What follows belongs to an exercise in optimizing a design on an open flow for a short achievable clock period and few clock cycles; a production flow would make more cautious choices. The RTL was checked by simulation tests, not by an equivalence proof against the original design. Power and IR drop assume default switching activity.

==> design.v <==
`timescale 10 ns / 1 ns
module alu(
	input  [32 - 1:0]  A,
	input  [32 - 1:0]  B,
	input  [              2:0]  ALUop,
	output                      Overflow,
	output                      CarryOut,
	output                      Zero,
	output [32 - 1:0]  Result
);
	wire [32 - 1:0] AND, OR, XOR, CAL, SLT, SLTU;
	wire [32 - 1:0] B_Comp;
	wire C;
	wire isSub;
	assign isSub = ALUop[2] | &(~ALUop ^ 3'b011);
	assign B_Comp = {32{isSub}} ^ B;
	assign AND = A & B;
	assign OR  = A | B;
	assign XOR  = A ^ B;
	assign {C, CAL} = A + B_Comp + isSub;
	assign SLT = CAL[32 - 1] ^ Overflow;
	assign SLTU = CarryOut;
	assign CarryOut = isSub ^ C;
	assign Overflow = ~A[32 - 1] & ~B_Comp[32 - 1] &  CAL[32 - 1] |
					   A[32 - 1] &  B_Comp[32 - 1] & ~CAL[32 - 1] ;
	assign Zero = ~|Result;
	assign Result = {32{&(~ALUop ^ 3'b000)}}		& AND |
					{32{&(~ALUop[1:0] ^ 2'b01)}}	& (OR ^ {32{ALUop[2]}}) |
					{32{&(~ALUop ^ 3'b100)}}		& XOR |
					{32{&(~ALUop[1:0] ^ 2'b10)}}	& CAL |
					{32{&(~ALUop ^ 3'b011)}}		& SLTU |
					{32{&(~ALUop ^ 3'b111)}}		& SLT ;
endmodule
`timescale 10 ns / 1 ns
module shifter (
	input  [32 - 1:0] A,
	input  [              4:0] B,
	input  [              1:0] Shiftop,
	output [32 - 1:0] Result
);
	wire [32 - 1:0] R, L;
	assign L = A << B;
	assign R = ({{32{A[32 - 1] & Shiftop[0]}}, A}) >> B;
	assign Result = Shiftop[1] ? R : L;
endmodule
`timescale 10 ns / 1 ns
module reg_file(
	input                       clk,
	input  [5 - 1:0]  waddr,
	input  [5 - 1:0]  raddr1,
	input  [5 - 1:0]  raddr2,
	input                       wen,
	input  [32 - 1:0]  wdata,
	output [32 - 1:0]  rdata1,
	output [32 - 1:0]  rdata2
);
	reg [32 - 1:0] rf [(1<<5) - 1:0];
	always @(posedge clk) begin
		if (wen && waddr) begin
			rf[waddr] <= wdata;
		end
	end
	assign rdata1 = raddr1 ? rf[raddr1] : 0;
	assign rdata2 = raddr2 ? rf[raddr2] : 0;
endmodule
`timescale 10ns / 1ns
module custom_cpu(
	input         clk,
	input         rst,
	output [31:0] PC,
	output        Inst_Req_Valid,
	input         Inst_Req_Ready,
	input  [31:0] Instruction,
	input         Inst_Valid,
	output        Inst_Ready,
	output [31:0] Address,
	output        MemWrite,
	output [31:0] Write_data,
	output [ 3:0] Write_strb,
	output        MemRead,
	input         Mem_Req_Ready,
	input  [31:0] Read_data,
	input         Read_data_Valid,
	output        Read_data_Ready,
	output [69:0] inst_retire
);
    reg [31:0] retired_PC;
    always @(posedge clk) begin
        if (current_state[2] && Inst_Valid) begin   
            retired_PC <= PC;
        end
    end
	assign inst_retire = {RF_wen, RF_waddr, RF_wdata, retired_PC};
    localparam INIT = 9'b000000001,  
               IF   = 9'b000000010,  
               IW   = 9'b000000100,  
               ID   = 9'b000001000,  
               EX   = 9'b000010000,  
               ST   = 9'b000100000,  
               LD   = 9'b001000000,  
               RDW  = 9'b010000000,  
               WB   = 9'b100000000;
    reg [8:0] current_state;
    reg [8:0] next_state;
    always @(posedge clk) begin
        if (rst) begin
            current_state <= INIT;
        end
        else begin
            current_state <= next_state;
        end
    end
    always @(*) begin
        case (current_state)
            INIT: begin
                next_state = IF;
            end
            IF: begin
                if (Inst_Req_Ready) begin
                    next_state = IW;
                end
                else begin
                    next_state = IF;
                end
            end
            IW: begin
                if (Inst_Valid) begin
                    next_state = ID;
                end
                else begin
                    next_state = IW;
                end
            end
            ID: begin
                next_state = EX;
            end
            EX: begin
                if (T_B) begin         
                    next_state = IF;
                end
                else if (T_IL) begin   
                    next_state = LD;
                end
                else if (T_S) begin    
                    next_state = ST;
                end
                else begin             
                    next_state = WB;
                end
            end
            ST: begin
                if (Mem_Req_Ready) begin
                    next_state = IF;
                end
                else begin
                    next_state = ST;
                end
            end
            LD: begin
                if (Mem_Req_Ready) begin
                    next_state = RDW;
                end
                else begin
                    next_state = LD;
                end
            end
            RDW: begin
                if (Read_data_Valid) begin
                    next_state = WB;
                end
                else begin
                    next_state = RDW;
                end
            end
            WB: begin
                next_state = IF;
            end
            default: begin
                next_state = IF;
            end
        endcase
    end
    reg [31:0] __PC, __4PC;
    always @(posedge clk) begin
        if (rst) begin
            __PC <= 32'b0;
        end
        else if (current_state[3] && !(T_B & (funct3[0] ^ funct3[2] ^ Zero) | T_J)) begin
            __PC <= __4PC;
        end
        else if (current_state[4] && (T_J | T_IJ | T_B & (funct3[0] ^ funct3[2] ^ ~|__ALU_Res))) begin
            __PC <= ALU_Res;
        end
    end
    always @(posedge clk) begin
        if (rst) begin
            __4PC <= 32'b0;
        end
        else if (current_state[2] && Inst_Valid) begin
            __4PC <= ALU_Res;   
        end
    end
    assign PC = __PC;
    assign Inst_Req_Valid = current_state[1];
    assign Inst_Ready = current_state[2] | current_state[0];
    reg [31:0] IR;
    always @(posedge clk) begin
        if (rst) begin
            IR <= 32'b0;
        end
        else if (current_state[2] && Inst_Valid) begin
            IR <= Instruction;
        end
    end
    wire [4:0] rs1, rs2, rd, shamt;
    wire [6:0] funct7, opcode;
    wire [2:0] funct3;
    wire [31:0] imm;
    assign {funct7, rs2, rs1, funct3, rd, opcode} = IR;
    assign shamt = IR[24:20];
    assign imm = T_I ? {{20{IR[31]}}, IR[31:20]}
               : T_S ? {{20{IR[31]}}, IR[31:25], IR[11:7]}
               : T_B ? {{20{IR[31]}}, IR[7], IR[30:25], IR[11:8], 1'b0}
               : T_U ? {IR[31:12], 12'b0}
               : {{12{IR[31]}}, IR[19:12], IR[20], IR[30:21], 1'b0};  
    wire T_R, T_RS, T_Mul, T_S, T_B, T_U, T_J, T_I, T_IL, T_IC, T_ICS, T_IJ;
    assign T_R  = {opcode[5:4], opcode[2]} == 3'b110;
    assign T_RS = T_R & ~funct7[0] & funct3[1:0] == 2'b01;
    assign T_Mul = T_R & funct7[0];
    assign T_S  = opcode[6:4] == 3'b010;
    assign T_B  = {opcode[6], opcode[2]} == 2'b10;
    assign T_J  = {opcode[6], opcode[3:2]} == 3'b111;
    assign T_U  = {opcode[6], opcode[3:2]} == 3'b001;
    assign T_I  = T_IL | T_IC | T_IJ;
    assign T_IL = opcode[5:4] == 2'b00;
    assign T_IC = {opcode[5:4], opcode[2]} == 3'b010;
    assign T_ICS = T_IC & funct3[1:0] == 2'b01;
    assign T_IJ = {opcode[6], opcode[3:2]} == 3'b101;
    wire [4:0]  RF_raddr1, RF_raddr2;
    wire [31:0] RF_rdata1, RF_rdata2;
    wire        RF_wen;
    wire [4:0]  RF_waddr;
    wire [31:0] RF_wdata;
    assign RF_waddr  = rd;
    assign RF_raddr1 = rs1;
    assign RF_raddr2 = rs2;
    assign RF_wen    = current_state[8] & (T_R | T_I | T_J | T_U);
    assign RF_wdata  = T_R & ~T_RS & ~T_Mul | T_IC & ~T_ICS | T_U & ~opcode[5] ? ALU_Res  
                     : T_Mul ? Mul_Res
                     : T_RS | T_ICS ? Shifter_Res
                     : T_IJ | T_J ? __4PC
                     : T_IL ? __Read_data_ext
                     : imm;  
    reg_file u_reg_file (
        .clk (clk),
        .waddr (RF_waddr),
        .raddr1 (RF_raddr1),
        .raddr2 (RF_raddr2),
        .wen (RF_wen),
        .wdata (RF_wdata),
        .rdata1 (RF_rdata1),
        .rdata2 (RF_rdata2)
    );
    reg [31:0] __ALU_Res;
    wire [31:0] ALU_A, ALU_B, ALU_Res;
    wire [2:0] ALUop;
    wire [2:0] ALUop_g;
    wire Overflow, CarryOut, Zero;
    assign ALU_A = current_state[2] | current_state[4] & T_B | T_J ? PC
                 : T_U & ~opcode[5] ? retired_PC  
                 : RF_rdata1;  
    assign ALU_B = current_state[2] ? 4
                 : current_state[4] & T_B | T_J | T_U & ~opcode[5]? imm
                 : T_R | T_B ? RF_rdata2
                 : imm;  
    assign ALUop_g = funct3 == 3'b000 ? {funct7[5] & T_R, 2'b10}
                   : funct3 == 3'b010 ? 3'b111
                   : funct3 == 3'b011 | funct3 == 3'b100 ? funct3
                   : ~funct3;
    assign ALUop = current_state[2] | current_state[4] & T_B | T_S | T_IL | T_IJ | T_J | T_U & ~opcode[5]? 3'b010
                 : T_R | T_IC ? ALUop_g
                 : {~funct3[1], 1'b1, funct3[2]};  
    alu m_alu (
        .A (ALU_A),
        .B (ALU_B),
        .ALUop (ALUop),
        .Overflow (Overflow),
        .CarryOut (CarryOut),
        .Zero (Zero),
        .Result (ALU_Res)
    );
    always @(posedge clk) begin
        __ALU_Res <= ALU_Res;
    end
    wire [63:0] Mul_Res_full;
    wire [31:0] Mul_Res;
    assign Mul_Res_full = RF_rdata1 * RF_rdata2;
    assign Mul_Res = funct3[1:0] == 2'b00 ? Mul_Res_full[31:0] : Mul_Res_full[63:32];
    wire [31:0] Shifter_A;
    wire [4:0]  Shifter_B;
    wire [1:0]  Shiftop;
    wire [31:0] Shifter_Res;
    assign Shifter_A = T_R | T_IC ? RF_rdata1
                     : T_S ? RF_rdata2                     
                     : Read_data;                          
    assign Shifter_B = T_R ? RF_rdata2[4:0]
                     : T_S | T_IL ? {ALU_Res[1:0], 3'b0}   
                     : T_IC ? shamt
                     : 0;
    assign Shiftop   = T_S | T_IL ? mem_Shiftop            
                     : {funct3[2], funct7[5]};
    shifter main_shifter (
        .A (Shifter_A),
        .B (Shifter_B),
        .Shiftop (Shiftop),
        .Result (Shifter_Res)
    );
    wire [31:0] mem_Shifter_A;
    wire [4:0]  mem_Shifter_B;
    wire [1:0]  mem_Shiftop;
    wire [31:0] mem_Shifter_Res;
    assign mem_Shifter_A = {28'b0, {2{funct3[1]}}, funct3[1] | funct3[0], 1'b1};   
    assign mem_Shifter_B = {3'b000, ALU_Res[1:0]};                                 
    assign mem_Shiftop = {T_IL, 1'b0};  
    shifter mem_shifter (
        .A (mem_Shifter_A),
        .B (mem_Shifter_B),
        .Shiftop (mem_Shiftop),
        .Result (mem_Shifter_Res)
    );
    reg [31:0] __Read_data_ext;
    wire[31:0] Read_mask, Read_data_ext;
    wire Read_sign;
    assign MemRead = current_state[6];
    assign MemWrite = current_state[5];
    assign Read_data_Ready = current_state[7] | current_state[0];
    assign Address = {ALU_Res[31:2], 2'b00};
    assign Write_data = Shifter_Res;
    assign Write_strb = mem_Shifter_Res[3:0];
    assign Read_sign = funct3[1:0] == 2'b00 ? Shifter_Res[7]
                     : funct3[1:0] == 2'b01 ? Shifter_Res[15]
                     : Shifter_Res[31];   
    assign Read_mask = {{16{funct3[1]}}, {8{funct3[1] | funct3[0]}}, 8'b11111111};
    assign Read_data_ext = Read_mask & Shifter_Res | ~Read_mask & {32{Read_sign & ~funct3[2]}};
    always @(posedge clk) begin
        if (current_state[7]) begin
            __Read_data_ext <= Read_data_ext;
        end
    end
endmodule
==> run.sh <==
#!/bin/bash
# synth_recipe.tcl (not shown) runs the flow's synth.tcl, then flattens the netlist and writes it again
# the make line also repeats each setting of config.mk as NAME=value (left out here)
make -C /OpenROAD-flow-scripts/flow DESIGN_CONFIG=/design/flow/config.mk WORK_HOME=/design/flow/orfs CLKGATE_MAP_FILE= SYNTH_SCRIPT=/design/flow/synth_recipe.tcl finish
==> config.mk <==
export PLATFORM = sky130hd
export DESIGN_NAME = custom_cpu
export DESIGN_NICKNAME = custom_cpu
export VERILOG_FILES = /design/flow/design.v
export SDC_FILE = /design/flow/constraint.sdc
export NUM_CORES = 4
export LEC_CHECK = 0
export CAP_MARGIN = 20
export CORE_MARGIN = 2
export CORE_UTILIZATION = 40
export PLACE_DENSITY = 0.6
export SLEW_MARGIN = 20
==> constraint.sdc <==
create_clock -name core_clock -period 16.0 [get_ports {clk}]
set_input_delay 3.2000 -clock core_clock [delete_from_list [all_inputs] [get_ports {clk}]]
set_output_delay 3.2000 -clock core_clock [all_outputs]
set_load 0.01 [all_outputs]
m1.png
Bar = 200 um. Supply wires on this layer in grey.
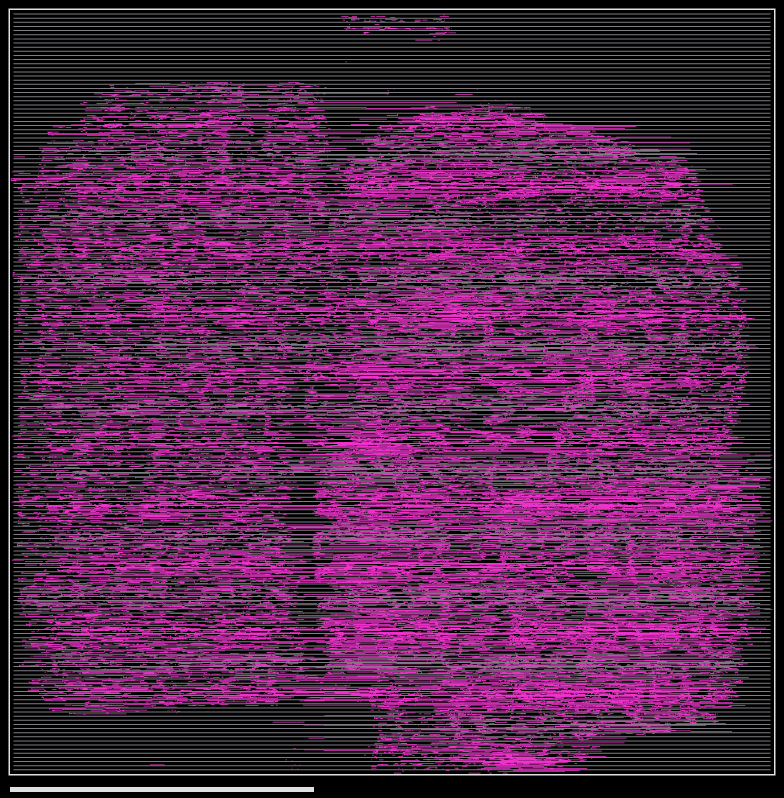
nets with wire on the layer	9563
wire length on this layer	150 mm
share of all routed wire	37%
longest straight run	97.5 um
DR vias: 75700
met1 Use GR: 41.3%
Routed WL: 408 mm

pinout.png
Pins as bars across the die edge, other pins in grey.
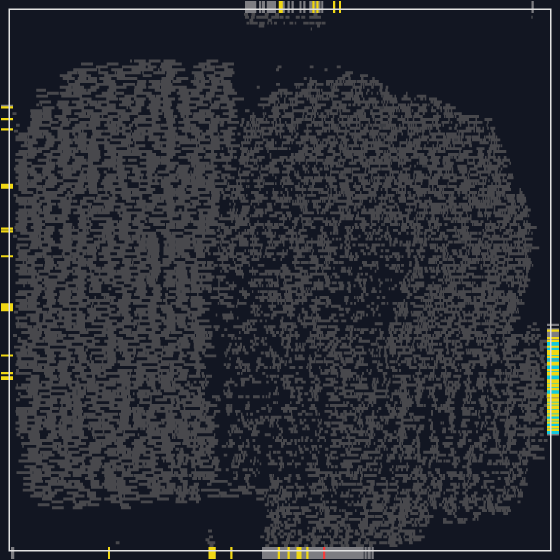
port	colour	pins	direction	edge
Inst_Req_Ready	red	1	input	bottom
PC	cyan	32	output	right
inst_retire	yellow	70	output	32 right, 18 left, 14 bottom, 6 top
all pins by edge	116 bottom, 74 right, 36 top, 19 left
die width: 503 um
Port Buffers: 240

==> results.txt <==
- Status: finished clean
- Remaining global-route overflow: 0
- Pins over their slew limit: 0
- Largest net degree at the start of global routing: just over 80
- Clock-net power: roughly 3.2 mW
- CP max stage delay: slightly below 0.7 ns
- P_int: 5.37 mW
- Rel. slew slack: roughly an eighth
- XOR/XNOR Fraction of Synth Area: less than 1%
- H-tree depth: 4
- Combinational family with the most area after synthesis: adder cells
- Maximum vdd drop: between 0.09 and 0.1 mV
- Switching part of the total: a little under a quarter
- Post-layout util: 45.7%
- Total power: 7.04 mW
- P per Cell Area: ~62 nW/um^2
- Detailed router's first-iteration violation count: ~10000
- Area of the multi-input gates: between 50000 and 60000 um^2
- Max clock buf depth: 3
- CTS Buf Count: ~140
- Clock group share of total power: 45.6%
- Critical path destination: inst_retire[62]
- ANT nets after route: 0
- M1 WL: ~150 mm
- Multi-input gates: 5670
Testbench counts, summed over its fixed seeds: cycles 249,384.
placed.png
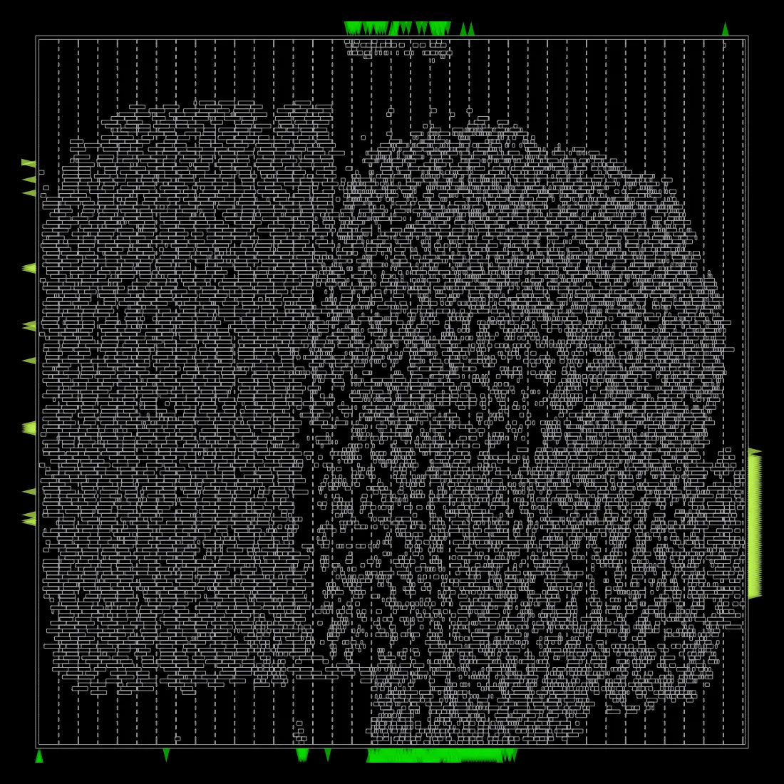
# Taps: 3330
Row Count: 183
Non-Filler Instances: 12400
Core Area: 248000 um^2

afterwards: timing with drivers on the ports:
The results above use ideal ports. As a check the final layout listed here was re-extracted and re-timed, cells and wires unchanged. Step 1 sets driving cells, clkbuf_16 on the clock port and buf_2 on the other inputs (assumed; they add their load-dependent delay and slew). Step 2 adds t to the input delays and takes it off the output delays; t is the mean of the earliest and latest rising clock arrival at the registers after step 1. Input paths then give back, and output paths get back, about the clock's delay inside the block. a / b / c = ideal / step 1 / step 2; a / b = the first two.
t (ns): 0.897
setup WS [ns]: 0.318 / 0.230 / 1.127
clock arrival spread, ns: 0.085 / 0.085
worst slew at a driven data input, ns: 0.06
After both steps setup and hold are still met in this run. For this run, drivers alone change the setup slack by -0.088 ns; drivers and shift together by +0.809 ns.
